This design comes from an exercise in tuning for small area, a short achievable clock period and few clock cycles on the open sky130 flow, not from production work. Where RTL was checked, it was by simulation tests only, not by an equivalence proof against the original. The series may have gaps, and a smaller design here may also do less where the tests do not look. Only the layout flow was run in run 4; the RTL was not checked for function there.

===== run.sh =====
#!/bin/bash
# synth_recipe.tcl (not shown) runs the flow's synth.tcl, then flattens the netlist and writes it again
# the make line also repeats each setting of config.mk as NAME=value (left out here)
make -C /OpenROAD-flow-scripts/flow DESIGN_CONFIG=/design/flow/config.mk WORK_HOME=/design/flow/orfs CLKGATE_MAP_FILE= SYNTH_SCRIPT=/design/flow/synth_recipe.tcl finish

===== config.mk =====
export PLATFORM = sky130hd
export DESIGN_NAME = Milestone_1
export DESIGN_NICKNAME = Milestone_1
export VERILOG_FILES = /design/flow/design.v
export SDC_FILE = /design/flow/constraint.sdc
export NUM_CORES = 4
export LEC_CHECK = 0
export CAP_MARGIN = 20
export CORE_MARGIN = 2
export CORE_UTILIZATION = 40
export SLEW_MARGIN = 20

===== constraint.sdc =====
create_clock -name core_clock -period 11.0 [get_ports {Clock}]
set_input_delay 2.2000 -clock core_clock [delete_from_list [all_inputs] [get_ports {Clock}]]
set_output_delay 2.2000 -clock core_clock [all_outputs]
set_load 0.01 [all_outputs]

===== design.v =====
`timescale 1ns/100ps
`default_nettype none
module Milestone_1 (
	input  logic            Clock,
	input  logic            resetn,
	input  logic            start,
	input  logic   [15:0]   SRAM_read_data,
	output logic   [17:0]   SRAM_address,
	output logic   [15:0]   SRAM_write_data,
	output logic            SRAM_we_n,
	output logic            stop
);
localparam [17:0] U_BASE = 18'd38400;
localparam [17:0] V_BASE = 18'd57600;
localparam [17:0] RGB_BASE = 18'd146944;
logic        run;
logic [3:0]  ph;
logic [6:0]  m;
logic [15:0] ycnt;
logic [17:0] waddr;
logic [15:0] yreg;
logic [7:0]  uw [0:5];
logic [7:0]  vw [0:5];
logic [7:0]  ulo, vlo;
logic [8:0]  opu, opv;
logic        negu, negv;
logic [7:0]  bhold;
logic [3:0] nph;
logic [6:0] nm;
logic       row_end, last_row;
assign row_end  = (ph == 4'd3) && (m == 7'd81);
assign last_row = (ycnt == 16'd38400);
always_comb begin
	if (ph == 4'd9) begin
		nph = 4'd0;
		nm  = m + 7'd1;
	end else if (row_end) begin
		nph = 4'd9;
		nm  = 7'd0;
	end else begin
		nph = ph + 4'd1;
		nm  = m;
	end
end
logic        n_rd_y, n_wr, n_rd_uv;
logic [17:0] uv_addr;
logic [1:0]  uv_off;
logic        uv_isv;
always_comb begin
	n_rd_y  = 1'b0;
	n_wr    = 1'b0;
	n_rd_uv = 1'b0;
	uv_off  = 2'd0;
	uv_isv  = 1'b0;
	case (nph)
		4'd0: n_rd_y = (nm <= 7'd80);
		4'd1: begin
			if (nm == 7'd1) begin n_rd_uv = 1'b1; uv_isv = 1'b1; uv_off = 2'd0; end
			else n_wr = 1'b1;
		end
		4'd2: begin
			if (nm == 7'd1) begin n_rd_uv = 1'b1; uv_isv = 1'b0; uv_off = 2'd1; end
			else n_wr = 1'b1;
		end
		4'd3: begin
			if (nm == 7'd1) begin n_rd_uv = 1'b1; uv_isv = 1'b1; uv_off = 2'd1; end
			else n_wr = 1'b1;
		end
		4'd4: begin n_rd_uv = (nm <= 7'd78); uv_isv = 1'b0; uv_off = 2'd2; end
		4'd5: begin n_rd_uv = (nm <= 7'd78); uv_isv = 1'b1; uv_off = 2'd2; end
		4'd6: n_rd_y = 1'b1;
		4'd7, 4'd8: n_wr = 1'b1;
		4'd9: begin
			if (nm == 7'd0) begin n_rd_uv = 1'b1; uv_isv = 1'b0; uv_off = 2'd0; end
			else n_wr = 1'b1;
		end
		default: ;
	endcase
end
assign uv_addr = {3'd0, ycnt[15:1]} + (uv_isv ? V_BASE : U_BASE) + {16'd0, uv_off};
always_ff @(posedge Clock or negedge resetn) begin
	if (~resetn) begin
		run <= 1'b0;
		stop <= 1'b0;
		ph <= 4'd0;
		m <= 7'd0;
		ycnt <= 16'd0;
		waddr <= RGB_BASE;
		SRAM_address <= 18'd0;
		SRAM_we_n <= 1'b1;
	end else begin
		SRAM_we_n <= 1'b1;
		if (!run) begin
			if (start && !stop) begin
				run <= 1'b1;
				ph <= 4'd9;
				m <= 7'd0;
				SRAM_address <= U_BASE;  
			end
		end else if (row_end && last_row) begin
			run <= 1'b0;
			stop <= 1'b1;
		end else begin
			ph <= nph;
			m <= nm;
			if (n_rd_y) begin
				SRAM_address <= {2'd0, ycnt};
				ycnt <= ycnt + 16'd1;
			end else if (n_wr) begin
				SRAM_address <= waddr;
				waddr <= waddr + 18'd1;
				SRAM_we_n <= 1'b0;
			end else if (n_rd_uv) begin
				SRAM_address <= uv_addr;
			end
		end
	end
end
logic [7:0] rd_hi, rd_lo;
assign rd_hi = SRAM_read_data[15:8];
assign rd_lo = SRAM_read_data[7:0];
always_ff @(posedge Clock) begin
	if (ph == 4'd2 || ph == 4'd8) yreg <= SRAM_read_data;
	if (m == 7'd1 && ph == 4'd1) begin
		uw[0] <= rd_hi; uw[1] <= rd_hi; uw[2] <= rd_hi; uw[3] <= rd_lo;
	end else if (m == 7'd1 && ph == 4'd4) begin
		uw[4] <= rd_hi; uw[5] <= rd_lo;
	end else if (ph == 4'd1 || ph == 4'd6) begin
		uw[0] <= uw[1]; uw[1] <= uw[2]; uw[2] <= uw[3]; uw[3] <= uw[4]; uw[4] <= uw[5];
		if (ph == 4'd1) uw[5] <= (m >= 7'd80) ? uw[5] : ulo;
		else            uw[5] <= (m >= 7'd79) ? uw[5] : rd_hi;
	end
	if (ph == 4'd6) ulo <= rd_lo;
	if (m == 7'd1 && ph == 4'd3) begin
		vw[0] <= rd_hi; vw[1] <= rd_hi; vw[2] <= rd_hi; vw[3] <= rd_lo;
	end else if (m == 7'd1 && ph == 4'd5) begin
		vw[4] <= rd_hi; vw[5] <= rd_lo;
	end else if ((ph == 4'd1 && m != 7'd1) || ph == 4'd7) begin
		vw[0] <= vw[1]; vw[1] <= vw[2]; vw[2] <= vw[3]; vw[3] <= vw[4]; vw[4] <= vw[5];
		if (ph == 4'd1) vw[5] <= (m >= 7'd80) ? vw[5] : vlo;
		else            vw[5] <= (m >= 7'd79) ? vw[5] : rd_hi;
	end
	if (ph == 4'd7) vlo <= rd_lo;
end
logic        isel_v, ifirst;
logic [7:0]  ia, ib, ic, id, ie, ig;
logic [8:0]  p1, p2, p3;
logic signed [18:0] T, Tm, S, sp1, sp2, sp3, tlo;
assign isel_v = (ph == 4'd0) || (ph == 4'd6);
assign ifirst = (m == 7'd1) && (ph == 4'd5 || ph == 4'd6);
always_comb begin
	if (isel_v) begin
		ia = vw[0]; ib = vw[1]; ic = vw[2]; id = vw[3]; ie = vw[4]; ig = vw[5];
	end else begin
		ia = uw[0]; ib = uw[1]; ic = uw[2]; id = uw[3]; ie = uw[4]; ig = uw[5];
	end
	p1 = {1'b0, ia} + {1'b0, ig};
	p2 = {1'b0, ib} + {1'b0, ie};
	p3 = {1'b0, ic} + {1'b0, id};
	sp1 = {10'd0, p1};
	sp2 = {10'd0, p2};
	sp3 = {10'd0, p3};
	T  = sp3 * 19'sd159 - sp2 * 19'sd52;
	tlo = {3'd0, T[15:0]};
	if (ifirst && !isel_v)
		Tm = tlo;
	else if (ifirst && isel_v && p3 >= 9'd413)
		Tm = T - 19'sd65536;
	else
		Tm = T;
	S = Tm + sp1 * 19'sd21 + 19'sd128;
end
always_ff @(posedge Clock) begin
	if (ph == 4'd9 || ph == 4'd5) begin
		opu  <= S[16:8] - 9'd128;
		negu <= S[18];
	end
	if (ph == 4'd0 || ph == 4'd6) begin
		opv  <= S[16:8] - 9'd128;
		negv <= S[18];
	end
end
logic        e_even, e_first;
logic [7:0]  ey;
logic signed [8:0] ys, ou, ov, eyx, eu, ev, sopu, sopv;
logic signed [26:0] yt, sr, sg, sb;
logic [7:0]  cr, cg, cb, fr, fg, fb;
assign e_even  = (ph == 4'd0) || (ph == 4'd6);
assign e_first = (m == 7'd1);
always_comb begin
	ey = e_even ? yreg[15:8] : yreg[7:0];
	eyx = {1'b0, ey};
	eu = {{2{~uw[2][7]}}, uw[2][6:0]};
	ev = {{2{~vw[2][7]}}, vw[2][6:0]};
	sopu = opu;
	sopv = opv;
	ys = eyx - 9'sd16;
	ou = e_even ? eu : sopu;
	ov = e_even ? ev : sopv;
	yt = ys * 27'sd76284;
	sr = yt + ov * 27'sd104595;
	sg = yt - ou * 27'sd25624 - ov * 27'sd53281;
	sb = yt + ou * 27'sd132251;
end
function automatic [7:0] clip27(input logic signed [26:0] s);
	clip27 = s[26] ? 8'd0 : (|s[25:24]) ? 8'd255 : s[23:16];
endfunction
always_comb begin
	cr = clip27(sr);
	cg = clip27(sg);
	cb = clip27(sb);
	fr = cr; fg = cg; fb = cb;
	if (!e_even) begin
		if (negv) fr = 8'd0;
		if (negu) fb = 8'd255;
		if (negu) fg = 8'd0;
		else if (negv) fg = e_first ? 8'd0 : 8'd255;
	end
end
always_ff @(posedge Clock) begin
	bhold <= fb;
	if (e_even)
		SRAM_write_data <= {fr, fg};
	else if (ph == 4'd1 || ph == 4'd7)
		SRAM_write_data <= {bhold, fr};
	else
		SRAM_write_data <= {fg, fb};
end
endmodule

### A small window of the routed layout, run 1

Window x 44 to 94, y 181 to 231 um. Cells in gray, sequential cells in the stronger gray; small squares are vias.
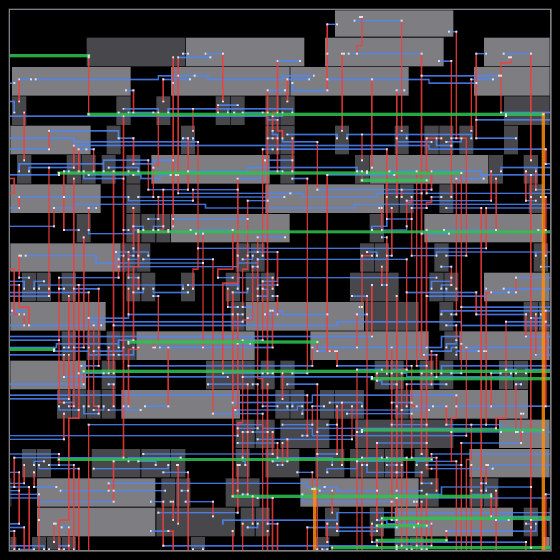
Green is M3. Red is M2. Blue is M1. Orange is M4.
Sequential cells in the window: 30. Netlist names of flops here include vw (17), uw (13). 143 logic cells have their middle in the window. Most frequent: nand2_1 (88), edfxtp_1 (30), inv_1 (5).

### Metal layers overlaid, run 1

Scale: 2 px per um. Two of the layers only.
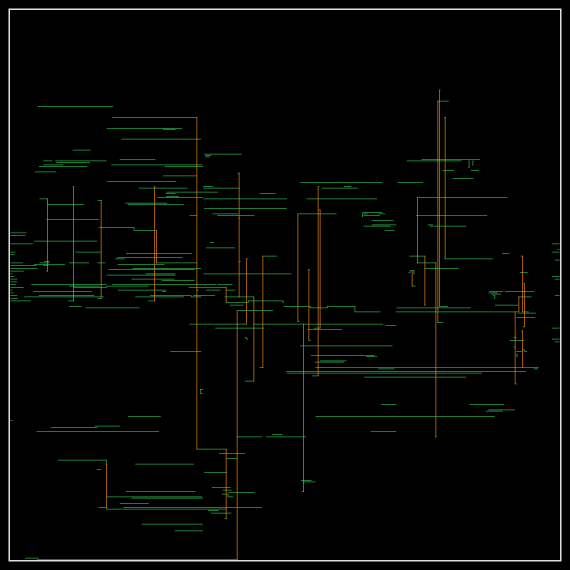
Green is M3, wire length 4040 um. Orange is M4, wire length 1640 um.

### Final layout, run 1

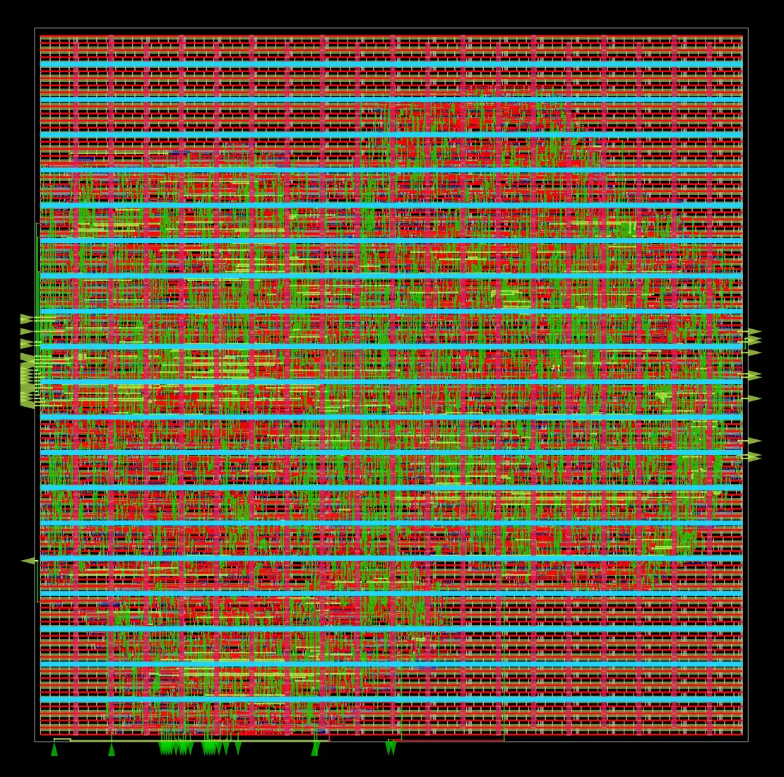
I/O pins: 55
die height: 275 um
row cnt: 99

==> flow_summary.json, run 1 <==
{
  "flops_and_latches": 238,
  "reg2reg_to": "SRAM_write_data[15]",
  "fmax_ghz": 0.0960,
  "synthSimpleGateAreaFrac_pct": 13.1,
  "register_area_sq_um": 6590,
  "drv_slew": 0,
  "layout_common_cells": "569 x ha_1, 555 x inv_1, 455 x nand2_1",
  "synth_compound_area_share_pct": 9.97,
  "maxSlewHeadroom_pct": 33.8,
  "yosysMostFrequentCell": "ha_1",
  "timing.final.ws_setup_ps": 583,
  "ys_seq_area_share_pct": 22.4,
  "post_synth.cell_area_avg_sq_um": 9.24,
  "area_growth_pct": 9.92,
  "cp-start-kind": "register",
  "crit_end": "SRAM_write_data[15]",
  "drt-initial-drc-count": 1491,
  "pre_cts_ws_ps": 302,
  "critPathMostFrequentCell": "ha_1",
  "top_usage_layer": "met2",
  "layout.nonclk_buf_share_pct": 3.06,
  "yosysTopAreaCell": "ha_1",
  "drt-pass1-iter-count": 5,
  "tns_ps": 0,
  "die_x_um": 275,
  "holdPathStages": 1,
  "routed-via-count": 21700,
  "largest_class": "multi-input combinational cells",
  "clock_latency_ps": 610,
  "worstPathMaxFanout": 36,
  "fillCellCount": 7116,
  "worstHoldStart": "SRAM_address[15]",
  "postCtsHoldBufs": 0,
  "status": "no timing/DRC/antenna violations",
  "yosys_warnings": 3,
  "worst_slew_pin_slew_ps": 981,
  "synth_enable_flop_cells": 148,
  "tap_cells": 959,
  "grt_use_total_pct": 20.4,
  "gr-usage-met3_pct": 2.37,
  "hold_path.class": "register to register",
  "hpwl_um": 63500,
  "synth-adder-area-share_pct": 39.9,
  "cts_setup_buffers": 0,
  "cts_resized": 0,
  "vias_per_cell": 5.13,
  "cp_slowest_cell": "mux2i_1",
  "wl_per_cell_um": 18.0,
  "holdPathEnd": "SRAM_address[15]",
  "routed.top_layer": "met4",
  "fin_cells": 4229,
  "dpl-instance-area_sq_um": 31300,
  "synth_common_cells": "569 x ha_1, 556 x inv_1, 456 x nand2_1",
  "synthFlopType": "edfxtp_1",
  "crit_family": "adder cells",
  "final_core_util_pct": 44.3,
  "critPathLaunch": "ph[1]",
  "nets": 4066,
  "grtUsageMet2_pct": 33.1,
  "setup_viol": 0,
  "muxShareOfSynthArea_pct": 1.74,
  "placed_cells": 4177,
  "cts_tree": "built",
  "multi_input_area_share_pct": 63.5,
  "synth-xor-area-share_pct": 4.82,
  "antenna_cells": 0,
  "whs_ps": 486,
  "syn_nets": 3997,
  "final_area_sq_um": 32300,
  "grt_pass1_wl_um": 120000,
  "synthesis.instances": 3179,
  "grt_use_met1_pct": 29.2,
  "cp.depth": 39,
  "cts_made_buffers": 28,
  "synth.top_cells.by_area": "ha_1 24%, fa_1 16%, edfxtp_1 15%",
  "grt.overflow.total": 0,
  "synth_top_area_share_pct": 24.2,
  "clock_sinks": 238,
  "mostFrequentLayoutCell": "ha_1",
  "inv_count": 557,
  "rsz0062_at_grt": "no",
  "place_congestion": 0.904,
  "end_kind": "register",
  "clockBufferDepth": 3,
  "fin_crit_sh_pct": 94.7,
  "grt_pass1_vias": 21200,
  "routed_wl_um": 76100,
  "ff2ff_path_depth": 39,
  "die_area_sq_um": 75600,
  "worstPathRequired_ps": 11470,
  "clockRootBuffer": "clkbuf_16",
  "route.met3.wl_um": 4040,
  "path_buf_inv": 9,
  "n_all_buffers": 111,
  "nMultiInputCombCells": 2312,
  "start_util_pct": 40.3,
  "met2_length_um": 34300,
  "ys_async_sr_fraction_pct": 27.7,
  "yosys_register_bits": 238,
  "arrival_ps": 10890,
  "clk_pin_slew_ps": 70,
  "clk_share_pct": 2.82,
  "grt_antenna_before_repair": 0,
  "ys_types": 81,
  "synth_top_family_by_area": "adder cells",
  "syn_area_sq_um": 29400,
  "reg_top3": "uw: 48 flops, vw: 48 flops",
  "finClkSkew_ps": 58.5,
  "layout_min_cycle_time_ps": 10420,
  "cts_max_level": 1,
  "drcViolationCount": 0,
  "seq_share_pct": 20.4,
  "slowest_delay_ps": 550,
  "hold_violations": 0,
  "r2r_start": "ph[1]",
  "port_buffers": 54,
  "core_sq_um": 72800,
  "clockBufferCount": 40,
  "grt_max_degree": 67,
  "multi_input_area_sq_um": 20500,
  "ant_nets": 0,
  "layout-drive-gt1-share_pct": 5.38,
  "ff2ff_setup_slack_ps": 580,
  "drt-met1-wl_um": 36200,
  "cap_violations": 0,
  "crit_type": "register to register"
}
Testbench counts for the RTL of run 1, summed over its fixed seeds: cycles 772,804.
--- run 2 (changed files replaced; the others as in run 1) ---
==> design.v <==
`timescale 1ns/100ps
`default_nettype none
module Milestone_1 (
	input  logic            Clock,
	input  logic            resetn,
	input  logic            start,
	input  logic   [15:0]   SRAM_read_data,
	output logic   [17:0]   SRAM_address,
	output logic   [15:0]   SRAM_write_data,
	output logic            SRAM_we_n,
	output logic            stop
);
localparam [17:0] U_BASE = 18'd38400;
localparam [17:0] V_BASE = 18'd57600;
localparam [17:0] RGB_BASE = 18'd146944;
logic        run;
logic [3:0]  ph;
logic [6:0]  m;
logic [15:0] ycnt;
logic [17:0] waddr;
logic [15:0] yreg;
logic [7:0]  uw [0:5];
logic [7:0]  vw [0:5];
logic [7:0]  ulo, vlo;
logic [8:0]  opu, opv;
logic        negu, negv;
logic [7:0]  bhold;
logic [3:0] nph;
logic [6:0] nm;
logic       row_end, last_row;
assign row_end  = (ph == 4'd3) && (m == 7'd81);
assign last_row = (ycnt == 16'd38400);
always_comb begin
	if (ph == 4'd9) begin
		nph = 4'd0;
		nm  = m + 7'd1;
	end else if (row_end) begin
		nph = 4'd8;
		nm  = 7'd0;
	end else begin
		nph = ph + 4'd1;
		nm  = m;
	end
end
logic        n_rd_y, n_wr, n_rd_uv;
logic [17:0] uv_addr;
logic [1:0]  uv_off;
logic        uv_isv;
always_comb begin
	n_rd_y  = 1'b0;
	n_wr    = 1'b0;
	n_rd_uv = 1'b0;
	uv_off  = 2'd0;
	uv_isv  = 1'b0;
	case (nph)
		4'd0: n_rd_y = (nm <= 7'd80);
		4'd1: begin
			if (nm == 7'd1) begin n_rd_uv = 1'b1; uv_isv = 1'b1; uv_off = 2'd0; end
			else n_wr = 1'b1;
		end
		4'd2: begin
			if (nm == 7'd1) begin n_rd_uv = 1'b1; uv_isv = 1'b1; uv_off = 2'd1; end
			else n_wr = 1'b1;
		end
		4'd3: n_wr = (nm != 7'd1);
		4'd4: begin n_rd_uv = (nm <= 7'd78); uv_isv = 1'b0; uv_off = 2'd2; end
		4'd5: begin n_rd_uv = (nm <= 7'd78); uv_isv = 1'b1; uv_off = 2'd2; end
		4'd6: n_rd_y = 1'b1;
		4'd7: n_wr = 1'b1;
		4'd8: begin
			if (nm == 7'd0) begin n_rd_uv = 1'b1; uv_isv = 1'b0; uv_off = 2'd0; end
			else n_wr = 1'b1;
		end
		4'd9: begin
			if (nm == 7'd0) begin n_rd_uv = 1'b1; uv_isv = 1'b0; uv_off = 2'd1; end
			else n_wr = 1'b1;
		end
		default: ;
	endcase
end
assign uv_addr = {3'd0, ycnt[15:1]} + (uv_isv ? V_BASE : U_BASE) + {16'd0, uv_off};
always_ff @(posedge Clock or negedge resetn) begin
	if (~resetn) begin
		run <= 1'b0;
		stop <= 1'b0;
		ph <= 4'd0;
		m <= 7'd0;
		ycnt <= 16'd0;
		waddr <= RGB_BASE;
		SRAM_address <= 18'd0;
		SRAM_we_n <= 1'b1;
	end else begin
		SRAM_we_n <= 1'b1;
		if (!run) begin
			if (start && !stop) begin
				run <= 1'b1;
				ph <= 4'd8;
				m <= 7'd0;
				SRAM_address <= U_BASE;  
			end
		end else if (row_end && last_row) begin
			run <= 1'b0;
			stop <= 1'b1;
		end else begin
			ph <= nph;
			m <= nm;
			if (n_rd_y) begin
				SRAM_address <= {2'd0, ycnt};
				ycnt <= ycnt + 16'd1;
			end else if (n_wr) begin
				SRAM_address <= waddr;
				waddr <= waddr + 18'd1;
				SRAM_we_n <= 1'b0;
			end else if (n_rd_uv) begin
				SRAM_address <= uv_addr;
			end
		end
	end
end
logic c_isel_v, c_tmode, c_first_i, c_ld_opu, c_ld_opv;
logic c_cap_even, c_first_e, c_wsel_rg, c_wsel_bhr;
always_ff @(posedge Clock) begin
	c_isel_v   <= (nph == 4'd9) || (nph == 4'd5);
	c_tmode    <= (nph == 4'd2) && (nm == 7'd1);
	c_first_i  <= (nph == 4'd4 || nph == 4'd5) && (nm == 7'd1);
	c_ld_opu   <= (nph == 4'd8) || (nph == 4'd4);
	c_ld_opv   <= (nph == 4'd9) || (nph == 4'd5);
	c_cap_even <= (nph == 4'd9) || (nph == 4'd5);
	c_first_e  <= (nm == 7'd1);
	c_wsel_rg  <= (nph == 4'd0) || (nph == 4'd6);
	c_wsel_bhr <= (nph == 4'd1) || (nph == 4'd7);
end
logic [7:0] rd_hi, rd_lo;
assign rd_hi = SRAM_read_data[15:8];
assign rd_lo = SRAM_read_data[7:0];
always_ff @(posedge Clock) begin
	if (ph == 4'd2 || ph == 4'd8) yreg <= SRAM_read_data;
	if (m == 7'd1 && ph == 4'd0) begin
		uw[0] <= rd_hi; uw[1] <= rd_hi; uw[2] <= rd_hi; uw[3] <= rd_lo;
	end else if (m == 7'd1 && ph == 4'd1) begin
		uw[4] <= rd_hi; uw[5] <= rd_lo;
	end else if (ph == 4'd1 || ph == 4'd6) begin
		uw[0] <= uw[1]; uw[1] <= uw[2]; uw[2] <= uw[3]; uw[3] <= uw[4]; uw[4] <= uw[5];
		if (ph == 4'd1) uw[5] <= (m >= 7'd80) ? uw[5] : ulo;
		else            uw[5] <= (m >= 7'd79) ? uw[5] : rd_hi;
	end
	if (ph == 4'd6) ulo <= rd_lo;
	if (m == 7'd1 && ph == 4'd3) begin
		vw[0] <= rd_hi; vw[1] <= rd_hi; vw[2] <= rd_hi; vw[3] <= rd_lo;
	end else if (m == 7'd1 && ph == 4'd4) begin
		vw[4] <= rd_hi; vw[5] <= rd_lo;
	end else if (ph == 4'd1 || ph == 4'd7) begin
		vw[0] <= vw[1]; vw[1] <= vw[2]; vw[2] <= vw[3]; vw[3] <= vw[4]; vw[4] <= vw[5];
		if (ph == 4'd1) vw[5] <= (m >= 7'd80) ? vw[5] : vlo;
		else            vw[5] <= (m >= 7'd79) ? vw[5] : rd_hi;
	end
	if (ph == 4'd7) vlo <= rd_lo;
end
logic        uadj;
logic [7:0]  ia, ib, ic, id, ie, ig;
logic [8:0]  p1, p2, p3, p1m;
logic [18:0] s_core, S;
logic [8:0]  iop;
logic        ineg, p3big;
always_comb begin
	if (c_isel_v) begin
		ia = vw[0]; ib = vw[1]; ic = vw[2]; id = vw[3]; ie = vw[4]; ig = vw[5];
	end else begin
		ia = uw[0]; ib = uw[1]; ic = uw[2]; id = uw[3]; ie = uw[4]; ig = uw[5];
	end
	p1 = {1'b0, ia} + {1'b0, ig};
	p2 = {1'b0, ib} + {1'b0, ie};
	p3 = {1'b0, ic} + {1'b0, id};
	p1m = c_tmode ? 9'd0 : p1;
end
	assign s_core = {10'd0, ~p3}
		+ {5'd0, p3, 5'd0}
		+ {3'd0, p3, 7'd0}
		+ {8'd0, ~p2, 2'd0}
		+ {6'd0, p2, 4'd0}
		+ {4'd0, ~p2, 6'd0}
		+ {10'd0, p1m}
		+ {8'd0, p1m, 2'd0}
		+ {6'd0, p1m, 4'd0}
		+ 19'd489029;
assign S = s_core + (c_tmode ? 19'd0 : 19'd128);
assign p3big = (p3 >= 9'd413);
always_comb begin
	iop  = S[16:8] - 9'd128;
	ineg = S[18];
	if (c_first_i && !c_isel_v) begin
		iop[8] = iop[8] ^ uadj;
		ineg = 1'b0;
	end else if (c_first_i && c_isel_v && p3big) begin
		iop[8] = ~iop[8];
		ineg = ~(~S[18] & S[16]);
	end
end
always_ff @(posedge Clock) begin
	if (c_tmode) uadj <= S[18] | S[17] | S[16];
	if (c_ld_opu) begin
		opu  <= iop;
		negu <= ineg;
	end
	if (c_ld_opv) begin
		opv  <= iop;
		negv <= ineg;
	end
end
logic        e_even, e_negu, e_negv, e_first;
logic [7:0]  ey;
logic [8:0]  xu, xv;
logic [26:0] sr, sg, sb;
logic [7:0]  cr, cg, cb, fr, fg, fb;
always_ff @(posedge Clock) begin
	e_even  <= c_cap_even;
	e_negu  <= negu;
	e_negv  <= negv;
	e_first <= c_first_e;
	if (c_cap_even) begin
		ey <= yreg[15:8];
		xu <= {uw[2][7], ~uw[2][7], uw[2][6:0]};
		xv <= {vw[2][7], ~vw[2][7], vw[2][6:0]};
	end else begin
		ey <= yreg[7:0];
		xu <= {~opu[8], opu[7:0]};
		xv <= {~opv[8], opv[7:0]};
	end
end
	assign sr = {17'd0, ~ey, 2'd0}
		+ {10'd0, ey, 9'd0}
		+ {8'd0, ey, 11'd0}
		+ {6'd0, ey, 13'd0}
		+ {3'd0, ey, 16'd0}
		+ {18'd0, ~xv}
		+ {16'd0, xv, 2'd0}
		+ {14'd0, xv, 4'd0}
		+ {11'd0, xv, 7'd0}
		+ {7'd0, ~xv, 11'd0}
		+ {5'd0, xv, 13'd0}
		+ {3'd0, ~xv, 15'd0}
		+ {1'd0, xv, 17'd0}
		+ 27'd88428357;
	assign sg = {17'd0, ~ey, 2'd0}
		+ {10'd0, ey, 9'd0}
		+ {8'd0, ey, 11'd0}
		+ {6'd0, ey, 13'd0}
		+ {3'd0, ey, 16'd0}
		+ {15'd0, xu, 3'd0}
		+ {13'd0, ~xu, 5'd0}
		+ {8'd0, ~xu, 10'd0}
		+ {5'd0, xu, 13'd0}
		+ {3'd0, ~xu, 15'd0}
		+ {18'd0, ~xv}
		+ {13'd0, ~xv, 5'd0}
		+ {6'd0, ~xv, 12'd0}
		+ {4'd0, xv, 14'd0}
		+ {2'd0, ~xv, 16'd0}
		+ 27'd100312965;
	assign sb = {17'd0, ~ey, 2'd0}
		+ {10'd0, ey, 9'd0}
		+ {8'd0, ey, 11'd0}
		+ {6'd0, ey, 13'd0}
		+ {3'd0, ey, 16'd0}
		+ {18'd0, ~xu}
		+ {16'd0, ~xu, 2'd0}
		+ {13'd0, xu, 5'd0}
		+ {11'd0, xu, 7'd0}
		+ {8'd0, xu, 10'd0}
		+ {1'd0, xu, 17'd0}
		+ 27'd99137353;
function automatic [7:0] clip27(input logic [26:0] s);
	clip27 = s[26] ? 8'd0 : (|s[25:24]) ? 8'd255 : s[23:16];
endfunction
always_comb begin
	cr = clip27(sr);
	cg = clip27(sg);
	cb = clip27(sb);
	fr = cr; fg = cg; fb = cb;
	if (!e_even) begin
		if (e_negv) fr = 8'd0;
		if (e_negu) fb = 8'd255;
		if (e_negu) fg = 8'd0;
		else if (e_negv) fg = e_first ? 8'd0 : 8'd255;
	end
end
always_ff @(posedge Clock) begin
	bhold <= fb;
	if (c_wsel_rg)
		SRAM_write_data <= {fr, fg};
	else if (c_wsel_bhr)
		SRAM_write_data <= {bhold, fr};
	else
		SRAM_write_data <= {fg, fb};
end
endmodule
### A small window of the routed layout, run 2

Window x 38 to 88, y 163 to 213 um. Cells in gray, sequential cells in the stronger gray; small squares are vias.
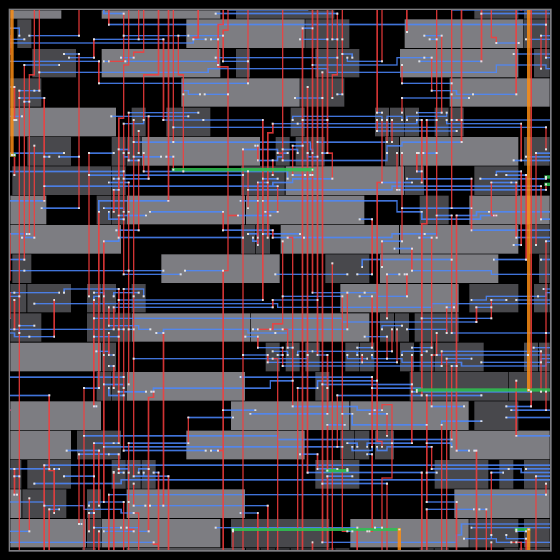
Green is M3. Orange is M4. Red is M2. Blue is M1.
Netlist names of flops here include vw (13), uw (12), yreg (7). 114 logic cells have their middle in the window. Most frequent: nand2_1 (42), edfxtp_1 (34), mux2_2 (20). Sequential cells in the window: 34.

==> flow_summary.json, run 2 <==
{
  "seq_share_pct": 27.6,
  "yosysMostFrequentCell": "inv_1",
  "fin_crit_sh_pct": 76.8,
  "status": "no timing/DRC/antenna violations",
  "num_rows": 90,
  "cts_resized": 0,
  "synth-adder-area-share_pct": 32.3,
  "register_area_sq_um": 7360,
  "n_all_buffers": 66,
  "ys_async_sr_fraction_pct": 23.9,
  "drv_slew": 0,
  "tap_cells": 782,
  "synthFlopType": "edfxtp_1",
  "cp-start-kind": "register",
  "synth_common_cells": "340 x inv_1, 303 x ha_1, 255 x nand2_1",
  "worstHoldStart": "c_first_e",
  "clockRootBuffer": "clkbuf_16",
  "worstPathRequired_ps": 11340,
  "fillCellCount": 5642,
  "grt_pass1_wl_um": 97000,
  "reg2reg_to": "opv[8]",
  "mostFrequentLayoutCell": "inv_1",
  "crit_type": "register to register",
  "drt-pass1-iter-count": 6,
  "yosysTopAreaCell": "edfxtp_1",
  "grt_use_total_pct": 19.5,
  "clock_sinks": 276,
  "synthesis.instances": 2381,
  "ys_types": 89,
  "nMultiInputCombCells": 1699,
  "ff2ff_path_depth": 23,
  "placed_cells": 3163,
  "cts_made_buffers": 31,
  "area_growth_pct": 9.68,
  "place_congestion": 0.892,
  "synth-xor-area-share_pct": 4.07,
  "layout-drive-gt1-share_pct": 7.34,
  "layout_common_cells": "340 x inv_1, 303 x ha_1, 255 x nand2_1",
  "die_x_um": 250,
  "maxSlewHeadroom_pct": 28.5,
  "layout.nonclk_buf_share_pct": 2.42,
  "hold_path.class": "register to register",
  "post_synth.cell_area_avg_sq_um": 10.2,
  "muxShareOfSynthArea_pct": 4.64,
  "syn_nets": 2906,
  "worst_slew_pin_slew_ps": 1070,
  "vias_per_cell": 5.35,
  "layout_min_cycle_time_ps": 8450,
  "synth_top_family_by_area": "adder cells",
  "start_util_pct": 40.3,
  "ant_nets": 0,
  "top_usage_layer": "met2",
  "multi_input_area_sq_um": 15400,
  "crit_family": "adder cells",
  "yosys_warnings": 3,
  "clk_pin_slew_ps": 60,
  "hpwl_um": 48200,
  "drt-met1-wl_um": 28000,
  "holdPathStages": 0,
  "cts_tree": "built",
  "clk_share_pct": 3.70,
  "drt-initial-drc-count": 1171,
  "grt_pass1_vias": 17600,
  "fin_cells": 3222,
  "reg_top3": "uw: 48 flops, vw: 48 flops",
  "pre_cts_ws_ps": 2480,
  "r2r_start": "c_cap_even",
  "wl_per_cell_um": 18.9,
  "grtUsageMet2_pct": 32.1,
  "end_kind": "register",
  "clockBufferCount": 43,
  "synth_enable_flop_cells": 149,
  "cap_violations": 0,
  "yosys_register_bits": 276,
  "die_h_um": 250,
  "nets": 2940,
  "slowest_delay_ps": 820,
  "ios": 55,
  "drcViolationCount": 0,
  "grt_use_met1_pct": 27.2,
  "core_sq_um": 60200,
  "worstPathMaxFanout": 57,
  "grt_antenna_before_repair": 3,
  "met2_length_um": 28500,
  "crit_end": "opv[8]",
  "whs_ps": 326,
  "multi_input_area_share_pct": 57.8,
  "cp_slowest_cell": "o311ai_0",
  "antenna_cells": 0,
  "finClkSkew_ps": 20.2,
  "cts_setup_buffers": 0,
  "synth.top_cells.by_area": "edfxtp_1 18%, fa_1 17%, ha_1 16%",
  "synthSimpleGateAreaFrac_pct": 11.4,
  "path_buf_inv": 3,
  "grt_max_degree": 67,
  "port_buffers": 54,
  "gr-usage-met3_pct": 2.51,
  "fmax_ghz": 0.118,
  "critPathMostFrequentCell": "fa_1",
  "cp.depth": 23,
  "clockBufferDepth": 3,
  "rsz0062_at_grt": "no",
  "critPathLaunch": "c_cap_even",
  "inv_count": 341,
  "ys_seq_area_share_pct": 30.3,
  "timing.final.ws_setup_ps": 2550,
  "routed_wl_um": 60700,
  "setup_viol": 0,
  "dpl-instance-area_sq_um": 25600,
  "cts_max_level": 1,
  "largest_class": "multi-input combinational cells",
  "route.met3.wl_um": 2890,
  "postCtsHoldBufs": 0,
  "tns_ps": 0,
  "routed-via-count": 17200,
  "synth_compound_area_share_pct": 10.8,
  "routed.top_layer": "met5",
  "arrival_ps": 8790
}
Testbench counts for the RTL of run 2, summed over its fixed seeds: cycles 773,764.
### Final layout, run 2

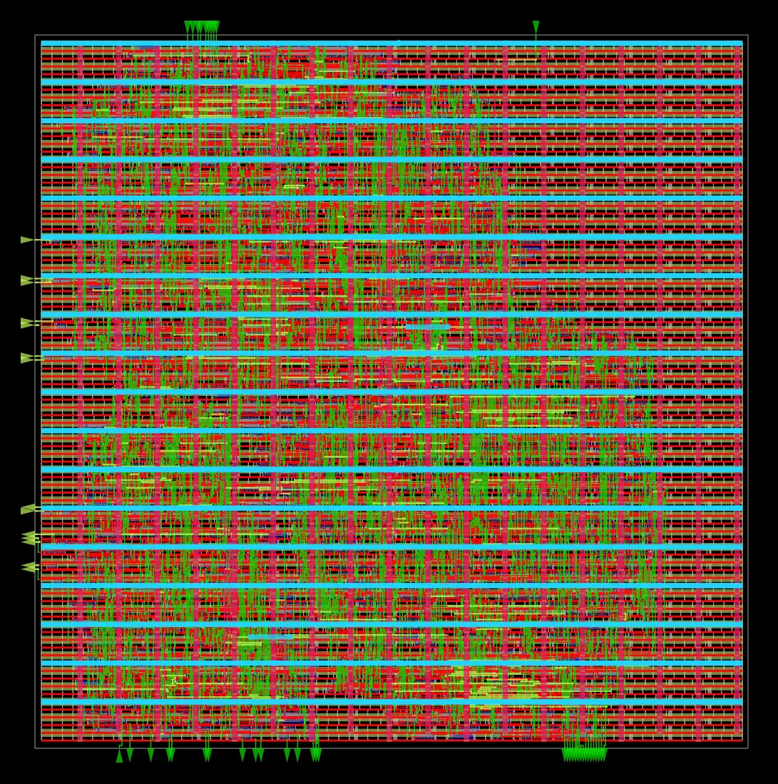
Final Cell Area: 26600 sq um
final core utilization: 44.2%
die area: 62700 sq um

## Run 3: files that changed since run 2, shown whole
==> design.v <==
`timescale 1ns/100ps
`default_nettype none
module Milestone_1 (
	input  logic            Clock,
	input  logic            resetn,
	input  logic            start,
	input  logic   [15:0]   SRAM_read_data,
	output logic   [17:0]   SRAM_address,
	output logic   [15:0]   SRAM_write_data,
	output logic            SRAM_we_n,
	output logic            stop
);
localparam [17:0] U_BASE = 18'd38400;
localparam [17:0] V_BASE = 18'd57600;
localparam [17:0] RGB_BASE = 18'd146944;
logic        run;
logic [3:0]  ph;
logic [6:0]  m;
logic [15:0] ycnt;
logic [17:0] waddr;
logic [15:0] yreg;
logic [7:0]  uw [0:5];
logic [7:0]  vw [0:5];
logic [7:0]  ulo, vlo;
logic [8:0]  opu, opv;
logic        negu, negv;
logic [7:0]  bhold;
logic [3:0] nph;
logic [6:0] nm;
logic       row_end, last_row;
assign row_end  = (ph == 4'd3) && (m == 7'd81);
assign last_row = (ycnt == 16'd38400);
always_comb begin
	if (ph == 4'd9) begin
		nph = 4'd0;
		nm  = m + 7'd1;
	end else if (row_end) begin
		nph = 4'd8;
		nm  = 7'd0;
	end else begin
		nph = ph + 4'd1;
		nm  = m;
	end
end
logic        n_rd_y, n_wr, n_rd_uv;
logic [17:0] uv_addr;
logic [1:0]  uv_off;
logic        uv_isv;
always_comb begin
	n_rd_y  = 1'b0;
	n_wr    = 1'b0;
	n_rd_uv = 1'b0;
	uv_off  = 2'd0;
	uv_isv  = 1'b0;
	case (nph)
		4'd0: begin
			if (nm == 7'd1) begin n_rd_uv = 1'b1; uv_isv = 1'b1; uv_off = 2'd0; end
			else n_rd_y = (nm <= 7'd80);
		end
		4'd1: begin
			if (nm == 7'd1) begin n_rd_uv = 1'b1; uv_isv = 1'b1; uv_off = 2'd1; end
			else n_wr = 1'b1;
		end
		4'd2: begin
			if (nm == 7'd1) n_rd_y = 1'b1;
			else n_wr = 1'b1;
		end
		4'd3: n_wr = (nm != 7'd1);
		4'd4: begin n_rd_uv = (nm <= 7'd78); uv_isv = 1'b0; uv_off = 2'd2; end
		4'd5: begin n_rd_uv = (nm <= 7'd78); uv_isv = 1'b1; uv_off = 2'd2; end
		4'd6: n_rd_y = 1'b1;
		4'd7: n_wr = 1'b1;
		4'd8: begin
			if (nm == 7'd0) begin n_rd_uv = 1'b1; uv_isv = 1'b0; uv_off = 2'd0; end
			else n_wr = 1'b1;
		end
		4'd9: begin
			if (nm == 7'd0) begin n_rd_uv = 1'b1; uv_isv = 1'b0; uv_off = 2'd1; end
			else n_wr = 1'b1;
		end
		default: ;
	endcase
end
assign uv_addr = {3'd0, ycnt[15:1]} + (uv_isv ? V_BASE : U_BASE) + {16'd0, uv_off};
always_ff @(posedge Clock or negedge resetn) begin
	if (~resetn) begin
		run <= 1'b0;
		stop <= 1'b0;
		ph <= 4'd0;
		m <= 7'd0;
		ycnt <= 16'd0;
		waddr <= RGB_BASE;
		SRAM_address <= 18'd0;
		SRAM_we_n <= 1'b1;
	end else begin
		SRAM_we_n <= 1'b1;
		if (!run) begin
			if (start && !stop) begin
				run <= 1'b1;
				ph <= 4'd8;
				m <= 7'd0;
				SRAM_address <= U_BASE;  
			end
		end else if (row_end && last_row) begin
			run <= 1'b0;
			stop <= 1'b1;
		end else begin
			ph <= nph;
			m <= nm;
			if (n_rd_y) begin
				SRAM_address <= {2'd0, ycnt};
				ycnt <= ycnt + 16'd1;
			end else if (n_wr) begin
				SRAM_address <= waddr;
				waddr <= waddr + 18'd1;
				SRAM_we_n <= 1'b0;
			end else if (n_rd_uv) begin
				SRAM_address <= uv_addr;
			end
		end
	end
end
logic c_isel_v, c_tmode, c_tmode2, c_isv2, c_first_i, c_ld_opu, c_ld_opv, c_ld_uadj;
logic c_cap_even, c_first_e, c_wsel_rg, c_wsel_bhr;
always_ff @(posedge Clock) begin
	c_isel_v   <= (nph == 4'd8) || (nph == 4'd4);
	c_tmode    <= (nph == 4'd2) && (nm == 7'd1);
	c_tmode2   <= c_tmode;
	c_ld_uadj  <= c_tmode;
	c_isv2     <= (nph == 4'd9) || (nph == 4'd5);
	c_first_i  <= (nph == 4'd4 || nph == 4'd5) && (nm == 7'd1);
	c_ld_opu   <= (nph == 4'd8) || (nph == 4'd4);
	c_ld_opv   <= (nph == 4'd9) || (nph == 4'd5);
	c_cap_even <= (nph == 4'd9) || (nph == 4'd5);
	c_first_e  <= (nm == 7'd1);
	c_wsel_rg  <= (nph == 4'd0) || (nph == 4'd6);
	c_wsel_bhr <= (nph == 4'd1) || (nph == 4'd7);
end
logic [7:0] rd_hi, rd_lo;
assign rd_hi = SRAM_read_data[15:8];
assign rd_lo = SRAM_read_data[7:0];
always_ff @(posedge Clock) begin
	if (ph == 4'd8 || (ph == 4'd2 && m != 7'd1) || (ph == 4'd4 && m == 7'd1)) yreg <= SRAM_read_data;
	if (m == 7'd1 && ph == 4'd0) begin
		uw[0] <= rd_hi; uw[1] <= rd_hi; uw[2] <= rd_hi; uw[3] <= rd_lo;
	end else if (m == 7'd1 && ph == 4'd1) begin
		uw[4] <= rd_hi; uw[5] <= rd_lo;
	end else if (ph == 4'd1 || ph == 4'd6) begin
		uw[0] <= uw[1]; uw[1] <= uw[2]; uw[2] <= uw[3]; uw[3] <= uw[4]; uw[4] <= uw[5];
		if (ph == 4'd1) uw[5] <= (m >= 7'd80) ? uw[5] : ulo;
		else            uw[5] <= (m >= 7'd79) ? uw[5] : rd_hi;
	end
	if (ph == 4'd6) ulo <= rd_lo;
	if (m == 7'd1 && ph == 4'd2) begin
		vw[0] <= rd_hi; vw[1] <= rd_hi; vw[2] <= rd_hi; vw[3] <= rd_lo;
	end else if (m == 7'd1 && ph == 4'd3) begin
		vw[4] <= rd_hi; vw[5] <= rd_lo;
	end else if (ph == 4'd1 || ph == 4'd7) begin
		vw[0] <= vw[1]; vw[1] <= vw[2]; vw[2] <= vw[3]; vw[3] <= vw[4]; vw[4] <= vw[5];
		if (ph == 4'd1) vw[5] <= (m >= 7'd80) ? vw[5] : vlo;
		else            vw[5] <= (m >= 7'd79) ? vw[5] : rd_hi;
	end
	if (ph == 4'd7) vlo <= rd_lo;
end
logic        uadj;
logic [7:0]  ia, ib, ic, id, ie, ig;
logic [8:0]  q1, q2, q3, p1m, p2, p3;
logic [18:0] s_core, S;
logic [8:0]  iop;
logic        ineg, p3big;
always_comb begin
	if (c_isel_v) begin
		ia = vw[0]; ib = vw[1]; ic = vw[2]; id = vw[3]; ie = vw[4]; ig = vw[5];
	end else begin
		ia = uw[0]; ib = uw[1]; ic = uw[2]; id = uw[3]; ie = uw[4]; ig = uw[5];
	end
	q1 = {1'b0, ia} + {1'b0, ig};
	q2 = {1'b0, ib} + {1'b0, ie};
	q3 = {1'b0, ic} + {1'b0, id};
end
always_ff @(posedge Clock) begin
	p1m   <= c_tmode ? 9'd0 : q1;
	p2    <= q2;
	p3    <= q3;
	p3big <= (q3 >= 9'd413);
end
	assign s_core = {10'd0, ~p3}
		+ {5'd0, p3, 5'd0}
		+ {3'd0, p3, 7'd0}
		+ {8'd0, ~p2, 2'd0}
		+ {6'd0, p2, 4'd0}
		+ {4'd0, ~p2, 6'd0}
		+ {10'd0, p1m}
		+ {8'd0, p1m, 2'd0}
		+ {6'd0, p1m, 4'd0}
		+ 19'd489029;
assign S = s_core + (c_tmode2 ? 19'd0 : 19'd128);
always_comb begin
	iop  = S[16:8] - 9'd128;
	ineg = S[18];
	if (c_first_i && !c_isv2) begin
		iop[8] = iop[8] ^ uadj;
		ineg = 1'b0;
	end else if (c_first_i && c_isv2 && p3big) begin
		iop[8] = ~iop[8];
		ineg = ~(~S[18] & S[16]);
	end
end
always_ff @(posedge Clock) begin
	if (c_ld_uadj) uadj <= S[18] | S[17] | S[16];
	if (c_ld_opu) begin
		opu  <= iop;
		negu <= ineg;
	end
	if (c_ld_opv) begin
		opv  <= iop;
		negv <= ineg;
	end
end
logic        e_even, e_negu, e_negv, e_first;
logic [7:0]  cy;
logic [24:0] yt_n, yt;
logic [8:0]  xu, xv;
logic [26:0] sr, sg, sb;
logic [7:0]  cr, cg, cb, fr, fg, fb;
always_ff @(posedge Clock) begin
	e_even  <= c_cap_even;
	e_negu  <= negu;
	e_negv  <= negv;
	e_first <= c_first_e;
	yt <= yt_n;
	if (c_cap_even) begin
		xu <= {uw[2][7], ~uw[2][7], uw[2][6:0]};
		xv <= {vw[2][7], ~vw[2][7], vw[2][6:0]};
	end else begin
		xu <= {~opu[8], opu[7:0]};
		xv <= {~opv[8], opv[7:0]};
	end
end
assign cy = c_cap_even ? yreg[15:8] : yreg[7:0];
	assign yt_n = {15'd0, ~cy, 2'd0}
		+ {8'd0, cy, 9'd0}
		+ {6'd0, cy, 11'd0}
		+ {4'd0, cy, 13'd0}
		+ {1'd0, cy, 16'd0}
		+ 25'd33553412;
	assign sr = {2'd0, yt}
		+ {18'd0, ~xv}
		+ {16'd0, xv, 2'd0}
		+ {14'd0, xv, 4'd0}
		+ {11'd0, xv, 7'd0}
		+ {7'd0, ~xv, 11'd0}
		+ {5'd0, xv, 13'd0}
		+ {3'd0, ~xv, 15'd0}
		+ {1'd0, xv, 17'd0}
		+ 27'd88429377;
	assign sg = {2'd0, yt}
		+ {15'd0, xu, 3'd0}
		+ {13'd0, ~xu, 5'd0}
		+ {8'd0, ~xu, 10'd0}
		+ {5'd0, xu, 13'd0}
		+ {3'd0, ~xu, 15'd0}
		+ {18'd0, ~xv}
		+ {13'd0, ~xv, 5'd0}
		+ {6'd0, ~xv, 12'd0}
		+ {4'd0, xv, 14'd0}
		+ {2'd0, ~xv, 16'd0}
		+ 27'd100313985;
	assign sb = {2'd0, yt}
		+ {18'd0, ~xu}
		+ {16'd0, ~xu, 2'd0}
		+ {13'd0, xu, 5'd0}
		+ {11'd0, xu, 7'd0}
		+ {8'd0, xu, 10'd0}
		+ {1'd0, xu, 17'd0}
		+ 27'd99138373;
function automatic [7:0] clip27(input logic [26:0] s);
	clip27 = s[26] ? 8'd0 : (|s[25:24]) ? 8'd255 : s[23:16];
endfunction
always_comb begin
	cr = clip27(sr);
	cg = clip27(sg);
	cb = clip27(sb);
	fr = cr; fg = cg; fb = cb;
	if (!e_even) begin
		if (e_negv) fr = 8'd0;
		if (e_negu) fb = 8'd255;
		if (e_negu) fg = 8'd0;
		else if (e_negv) fg = e_first ? 8'd0 : 8'd255;
	end
end
always_ff @(posedge Clock) begin
	bhold <= fb;
	if (c_wsel_rg)
		SRAM_write_data <= {fr, fg};
	else if (c_wsel_bhr)
		SRAM_write_data <= {bhold, fr};
	else
		SRAM_write_data <= {fg, fb};
end
endmodule
==> config.mk <==
export PLATFORM = sky130hd
export DESIGN_NAME = Milestone_1
export DESIGN_NICKNAME = Milestone_1
export VERILOG_FILES = /design/flow/design.v
export SDC_FILE = /design/flow/constraint.sdc
export NUM_CORES = 4
export LEC_CHECK = 0
export ABC_CLOCK_PERIOD_IN_PS = 4500
export CAP_MARGIN = 20
export CORE_MARGIN = 2
export CORE_UTILIZATION = 40
export SETUP_SLACK_MARGIN = 5
export SLEW_MARGIN = 20
### Metal layers overlaid, run 3

Scale: 2 px per um. Two of the layers only.
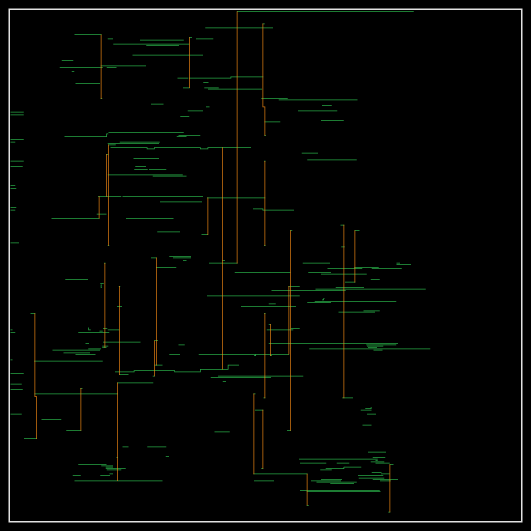
Orange is M4, wire length 1200 um. Green is M3, wire length 2640 um.

==> flow_summary.json, run 3 <==
{
  "place_congestion": 0.902,
  "cts_setup_buffers": 0,
  "whs_ps": 324,
  "seq_share_pct": 29.3,
  "layout-drive-gt1-share_pct": 8.02,
  "wl_per_cell_um": 18.6,
  "final_area_sq_um": 28100,
  "clockBufferCount": 53,
  "reg2reg_to": "SRAM_write_data[4]",
  "fin_crit_sh_pct": 51.2,
  "ios": 55,
  "layout.nonclk_buf_share_pct": 2.41,
  "crit_type": "register to register",
  "worstHoldStart": "c_first_e",
  "ant_nets": 0,
  "cp-start-kind": "register",
  "synthesis.instances": 2431,
  "setup_viol": 0,
  "layout_min_cycle_time_ps": 5640,
  "grt_use_met1_pct": 26.4,
  "reg_top3": "uw: 48 flops, vw: 48 flops, yt: 23 flops",
  "start_util_pct": 40.3,
  "status": "no timing/DRC/antenna violations",
  "maxSlewHeadroom_pct": 28.5,
  "ff2ff_path_depth": 18,
  "multi_input_area_share_pct": 55.2,
  "drcViolationCount": 0,
  "tap_cells": 846,
  "final_core_util_pct": 44.8,
  "drv_slew": 0,
  "route.met3.wl_um": 2640,
  "cts_resized": 4,
  "layout_common_cells": "351 x inv_1, 326 x ha_1, 260 x nand2_1",
  "cts_max_level": 2,
  "yosys_warnings": 3,
  "pre_cts_ws_ps": 4770,
  "largest_class": "multi-input combinational cells",
  "synth-adder-area-share_pct": 32.2,
  "ys_seq_area_share_pct": 32.6,
  "drt-initial-drc-count": 1211,
  "cap_violations": 0,
  "yosysMostFrequentCell": "inv_1",
  "worstPathMaxFanout": 6,
  "drt-met1-wl_um": 28600,
  "hpwl_um": 49500,
  "port_buffers": 54,
  "synth_enable_flop_cells": 149,
  "top_usage_layer": "met2",
  "multi_input_area_sq_um": 15500,
  "ys_types": 85,
  "vias_per_cell": 5.25,
  "num_rows": 92,
  "cp_slowest_cell": "or4_1",
  "worst_slew_pin_slew_ps": 1070,
  "crit_end": "SRAM_write_data[4]",
  "r2r_start": "xu[1]",
  "end_kind": "register",
  "ys_async_sr_fraction_pct": 20.6,
  "syn_nets": 2979,
  "drt-pass1-iter-count": 6
}
Testbench counts for the RTL of run 3, summed over its fixed seeds: cycles 773,764.
### Port wiring, run 3

Scale: 2 px per um.
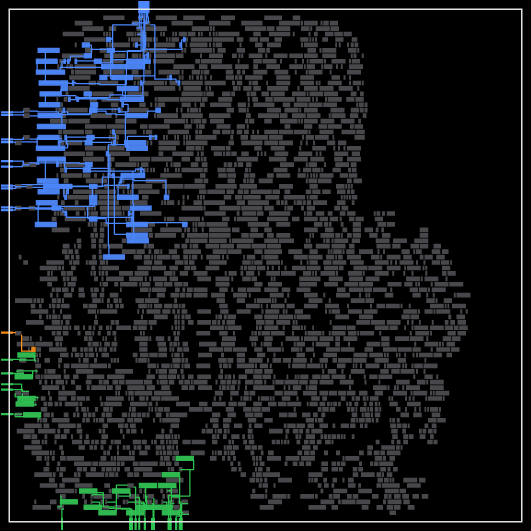
Green is SRAM_address, direction output, edge 13 bottom, 5 left, end cells 18, buffers 18, wire 446 um. Blue is SRAM_read_data, direction input, edge 10 left, 6 top, end cells 104, buffers 16, wire 1650 um. Orange is start, direction input, edge left, end cells 1, buffers 1, wire 15.9 um.

## Run 4: large edit since run 3, in outline
design.v: 301 -> 968 lines; modules unchanged: 0
  Milestone_1: edited, 299 -> 966 lines
### Port wiring, run 4

Scale: 2 px per um.
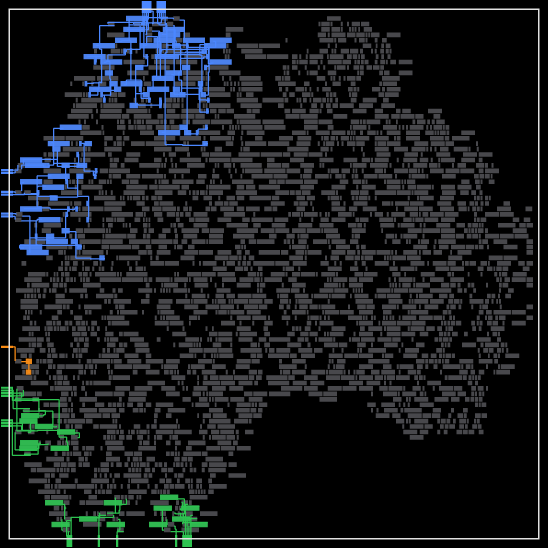
Blue is SRAM_read_data, direction input, edge 10 top, 6 left, end cells 104, buffers 16, wire 1450 um. Orange is start, direction input, edge left, end cells 2, buffers 1, wire 18.6 um. Green is SRAM_address, direction output, edge 11 bottom, 7 left, end cells 18, buffers 18, wire 578 um.

==> flow_summary.json, run 4 <==
{
  "status": "no timing/DRC/antenna violations",
  "num_rows": 95,
  "clockBufferCount": 74,
  "synth-adder-area-share_pct": 26.6,
  "yosys_warnings": 3,
  "place_congestion": 0.890,
  "hpwl_um": 49800,
  "cts_resized": 0,
  "start_util_pct": 40.3,
  "drcViolationCount": 0,
  "largest_class": "multi-input combinational cells",
  "layout_common_cells": "421 x inv_1, 306 x nand2_1, 237 x ha_1",
  "yosysMostFrequentCell": "inv_1",
  "multi_input_area_sq_um": 14500,
  "grt_use_met1_pct": 23.4,
  "synth_enable_flop_cells": 149,
  "layout_min_cycle_time_ps": 4510,
  "drt-met1-wl_um": 27700,
  "ff2ff_path_depth": 12,
  "drv_slew": 0,
  "worstPathMaxFanout": 7,
  "ant_nets": 0,
  "drt-initial-drc-count": 1034,
  "reg_top3": "uw: 48 flops, vw: 40 flops, yt: 23 flops",
  "tns_ps": 0,
  "cap_violations": 0,
  "synthesis.instances": 2567,
  "vias_per_cell": 5.07,
  "pre_cts_ws_ps": 5860,
  "route.met3.wl_um": 2310,
  "crit_type": "input port to register",
  "setup_viol": 0,
  "port_buffers": 54,
  "drt-pass1-iter-count": 7,
  "crit_end": "p1[8]",
  "worstHoldStart": "c_tmode",
  "ys_types": 86,
  "r2r_start": "bha[0]",
  "hold_violations": 0,
  "layout-drive-gt1-share_pct": 7.60,
  "worstPathRequired_ps": 11510,
  "arrival_ps": 5030,
  "cts_setup_buffers": 0,
  "end_kind": "register",
  "syn_nets": 3034,
  "worst_slew_pin_slew_ps": 1050,
  "final_core_util_pct": 45.2,
  "wl_per_cell_um": 18.1,
  "ys_async_sr_fraction_pct": 19.5,
  "met2_length_um": 31600,
  "layout.nonclk_buf_share_pct": 2.07,
  "maxSlewHeadroom_pct": 30.1,
  "top_usage_layer": "met2",
  "fin_crit_sh_pct": 41.0,
  "cp-start-kind": "input port",
  "area_growth_pct": 12.0,
  "multi_input_area_share_pct": 47.7,
  "cp_slowest_cell": "clkdlybuf4s50_1",
  "seq_share_pct": 35.6,
  "whs_ps": 324,
  "reg2reg_to": "SRAM_write_data[4]",
  "cts_max_level": 2,
  "timing.final.ws_setup_ps": 6490,
  "tap_cells": 873,
  "final_area_sq_um": 30300,
  "ios": 55,
  "ys_seq_area_share_pct": 39.9,
  "yosys_register_bits": 442,
  "yosysTopAreaCell": "edfxtp_1"
}
### A small window of the routed layout, run 4

Window x 41 to 91, y 173 to 223 um. Cells in gray, sequential cells in the stronger gray; small squares are vias.
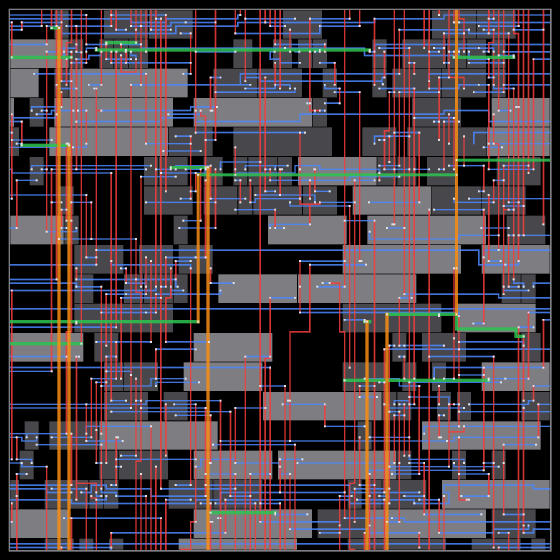

--- run 5: outline of the changes from run 4 ---
design.v: 968 -> 939 lines; modules unchanged: 0
  Milestone_1: edited, 966 -> 937 lines
### A small window of the routed layout, run 5

Window x 40 to 90, y 170 to 220 um. Cells in gray, sequential cells in the stronger gray; small squares are vias.
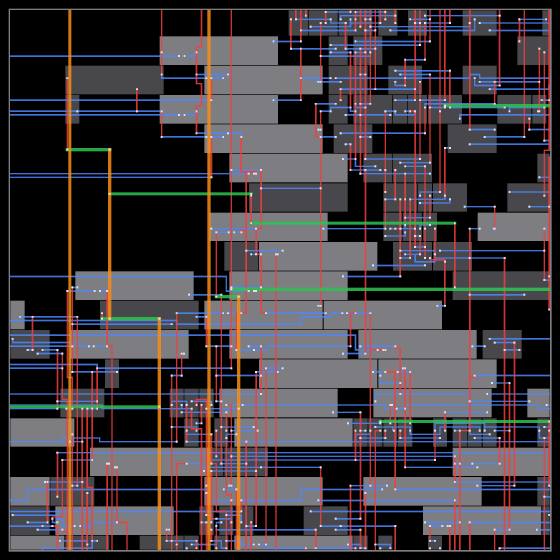
Blue is M1. Red is M2. Green is M3. Orange is M4.
Most frequent: edfxtp_1 (27), nand2_1 (22), mux2_2 (8). Sequential cells in the window: 28. 99 logic cells have their middle in the window. Netlist names of flops here include yreg (13), uw (9), vw (5).

==> flow_summary.json, run 5 <==
{
  "holdPathEnd": "e2_first",
  "r2r_start": "p3[8]",
  "cp_slowest_cell": "fa_1",
  "cts_tree": "built",
  "grt_use_met1_pct": 26.3,
  "ys_seq_area_share_pct": 38.9,
  "crit_end": "negu",
  "ff2ff_setup_slack_ps": 6010,
  "setup_viol": 0,
  "met2_length_um": 29800,
  "top_usage_layer": "met2",
  "maxSlewHeadroom_pct": 33.1,
  "grt_max_degree": 81,
  "cts_resized": 0,
  "cts_setup_buffers": 0,
  "synth-adder-area-share_pct": 27.6,
  "muxShareOfSynthArea_pct": 4.47,
  "reg_top3": "uw: 48 flops, vw: 48 flops, yt: 23 flops",
  "holdPathStages": 0,
  "synth_enable_flop_cells": 157,
  "nMultiInputCombCells": 1575,
  "core_sq_um": 64600,
  "worstPathRequired_ps": 11350,
  "ys_types": 77,
  "inv_count": 426,
  "clock_sinks": 410,
  "area_growth_pct": 11.4,
  "layout_common_cells": "426 x inv_1, 252 x nand2_1, 239 x ha_1",
  "clockRootBuffer": "clkbuf_16",
  "rsz0062_at_grt": "no",
  "layout_min_cycle_time_ps": 4990,
  "drt-met1-wl_um": 29400,
  "yosysTopAreaCell": "edfxtp_1",
  "seq_share_pct": 34.9,
  "fmax_ghz": 0.200,
  "postCtsHoldBufs": 0,
  "whs_ps": 325,
  "ff2ff_path_depth": 17,
  "cp.depth": 17,
  "drv_slew": 0,
  "yosys_register_bits": 410,
  "route.met3.wl_um": 2560,
  "mostFrequentLayoutCell": "inv_1",
  "cp-start-kind": "register",
  "ant_nets": 0,
  "critPathLaunch": "p3[8]",
  "pre_cts_ws_ps": 6080,
  "largest_class": "multi-input combinational cells",
  "layout.nonclk_buf_share_pct": 2.27,
  "grt_use_total_pct": 19.1,
  "clk_share_pct": 4.91,
  "cts_max_level": 2,
  "nets": 2998,
  "syn_area_sq_um": 26200,
  "worstPathMaxFanout": 4,
  "slowest_delay_ps": 530,
  "die_x_um": 260,
  "synthesis.instances": 2463,
  "hold_violations": 0,
  "end_kind": "register",
  "yosysMostFrequentCell": "inv_1",
  "critPathMostFrequentCell": "fa_1",
  "placed_cells": 3336,
  "crit_type": "register to register",
  "drcViolationCount": 0,
  "clk_pin_slew_ps": 60,
  "routed_wl_um": 63400,
  "grt_pass1_wl_um": 100000,
  "wl_per_cell_um": 18.5,
  "synth_top_family_by_area": "adder cells",
  "final_area_sq_um": 29200,
  "register_area_sq_um": 10200,
  "worstHoldStart": "e_first",
  "layout-drive-gt1-share_pct": 7.49,
  "clockBufferCount": 63,
  "hpwl_um": 48900,
  "die_h_um": 260,
  "die_area_sq_um": 67500,
  "clockBufferDepth": 3,
  "synth_top_area_share_pct": 18.0,
  "routed-via-count": 17400,
  "post_synth.cell_area_avg_sq_um": 10.6,
  "vias_per_cell": 5.07,
  "tap_cells": 855,
  "grt.overflow.total": 0,
  "drt-pass1-iter-count": 5,
  "ios": 55,
  "grt_antenna_before_repair": 1,
  "synthFlopType": "dfxtp_1",
  "synth.top_cells.by_area": "edfxtp_1 18%, fa_1 16%, dfxtp_1 13%",
  "antenna_cells": 1,
  "ys_async_sr_fraction_pct": 19.5,
  "fillCellCount": 5990,
  "path_buf_inv": 3,
  "reg2reg_to": "negu",
  "grtUsageMet2_pct": 31.8,
  "place_congestion": 0.897,
  "start_util_pct": 40.6,
  "clock_latency_ps": 600,
  "final_core_util_pct": 45.2,
  "timing.final.ws_setup_ps": 6010,
  "worst_slew_pin_slew_ps": 1000,
  "crit_family": "adder cells",
  "flops_and_latches": 410,
  "tns_ps": 0,
  "grt_pass1_vias": 17700,
  "multi_input_area_sq_um": 14200,
  "synth_compound_area_share_pct": 9.05,
  "dpl-instance-area_sq_um": 27700,
  "path_cells": "inv_1 > ha_1 > inv_1 > fa_1 > inv_1 > fa_1 > fa_1 > fa_1 > ha_1 > a211oi_1 > nand2b_1 > a211o_1 > a31o_2 > a21oi_1 > o21bai_1 > maj3_1 > o32ai_1",
  "num_rows": 93,
  "finClkSkew_ps": 44.5,
  "fin_crit_sh_pct": 45.3,
  "synthSimpleGateAreaFrac_pct": 9.71,
  "fin_cells": 3420,
  "yosys_warnings": 3,
  "synth-xor-area-share_pct": 3.41,
  "status": "no timing/DRC/antenna violations",
  "arrival_ps": 5340,
  "cap_violations": 0,
  "hold_path.class": "register to register",
  "synth_common_cells": "426 x inv_1, 253 x nand2_1, 239 x ha_1",
  "cts_made_buffers": 46,
  "multi_input_area_share_pct": 48.7,
  "drt-initial-drc-count": 867,
  "port_buffers": 54,
  "syn_nets": 2932
}
Testbench counts for the RTL of run 5, summed over its fixed seeds: cycles 773,784.
### Wiring heat map, run 5

Scale: 1.5 px per um. 26 x 26 tiles, from dark blue (low) to red (high), scaled to the fullest tile. Values are wire area over tile area, all layers added.
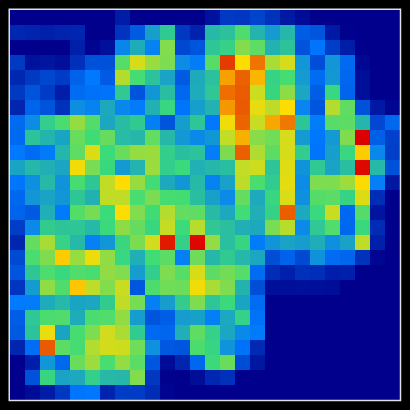
19% of the tiles are nearly empty. The densest ninth of the die: center. The mean over all tiles is 0.15.


==> notes/layouts.md <==
Pictures saved along the way, in no particular order.

Metal layers overlaid.
Scale: 2 px per um. Two of the layers only.
image #1
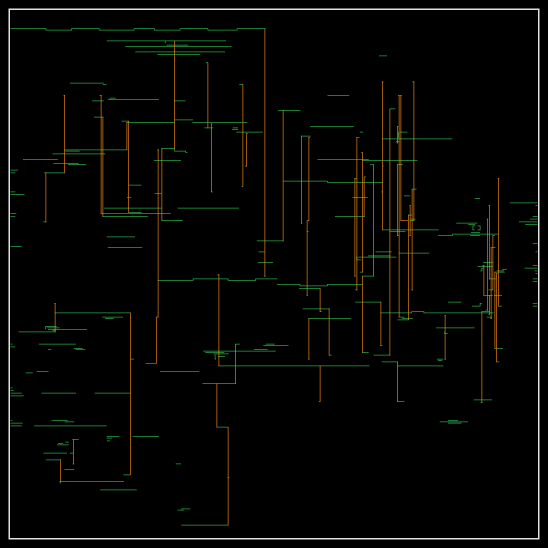
image #2
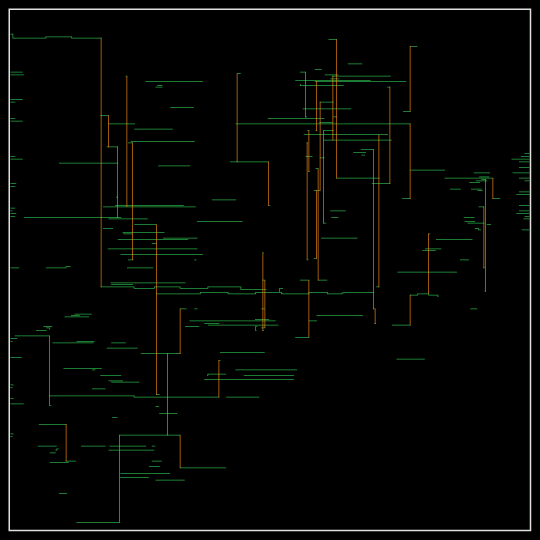
image #3
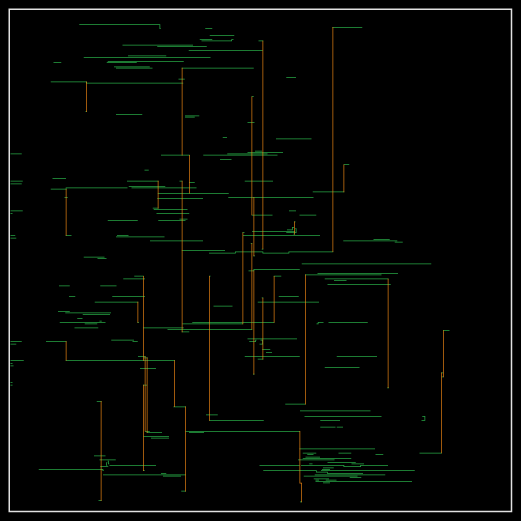
- run 2 = image #3
- run 4 = image #1
- run 5 = image #2

-- re-timing with driven ports --
The flow's constraints put no driver on any port. The routed layouts listed below were extracted and timed again, unchanged, in two steps. Step 1 sets driving cells, clkbuf_16 on the clock port and buf_2 on the other inputs (assumed; they add their load-dependent delay and slew). Step 2 also shifts input and output timing later by t, the mid clock arrival at the registers, as if the neighbouring blocks saw the same clock. a / b / c = ideal / step 1 / step 2; a / b = the first two.
run | shift t [ns] | setup WS [ns] | hold slack, ns | worst setup path at the end | slew at the worst register clock pin (ns)
run 1 | 0.645 | 0.583 / 0.583 / 0.583 | 0.486 / 0.486 / 0.486 | register to register | 0.07 / 0.07
run 2 | 0.652 | 2.551 / 2.551 / 2.551 | 0.326 / 0.326 / 0.326 | register to register | 0.07 / 0.07
run 3 | 0.601 | 5.365 / 5.365 / 5.365 | 0.324 / 0.324 / 0.324 | register to register | 0.06 / 0.06
run 4 | 0.669 | 6.487 / 6.523 / 5.854 | 0.324 / 0.324 / 0.324 | input to register | 0.07 / 0.07
run 5 | 0.646 | 6.012 / 6.012 / 6.012 | 0.325 / 0.325 / 0.325 | register to register | 0.07 / 0.07
After both steps setup and hold are still met in every run listed. The setup slack of run 4, which loses most, moves by +0.036 ns with the drivers and by -0.633 ns with both steps.
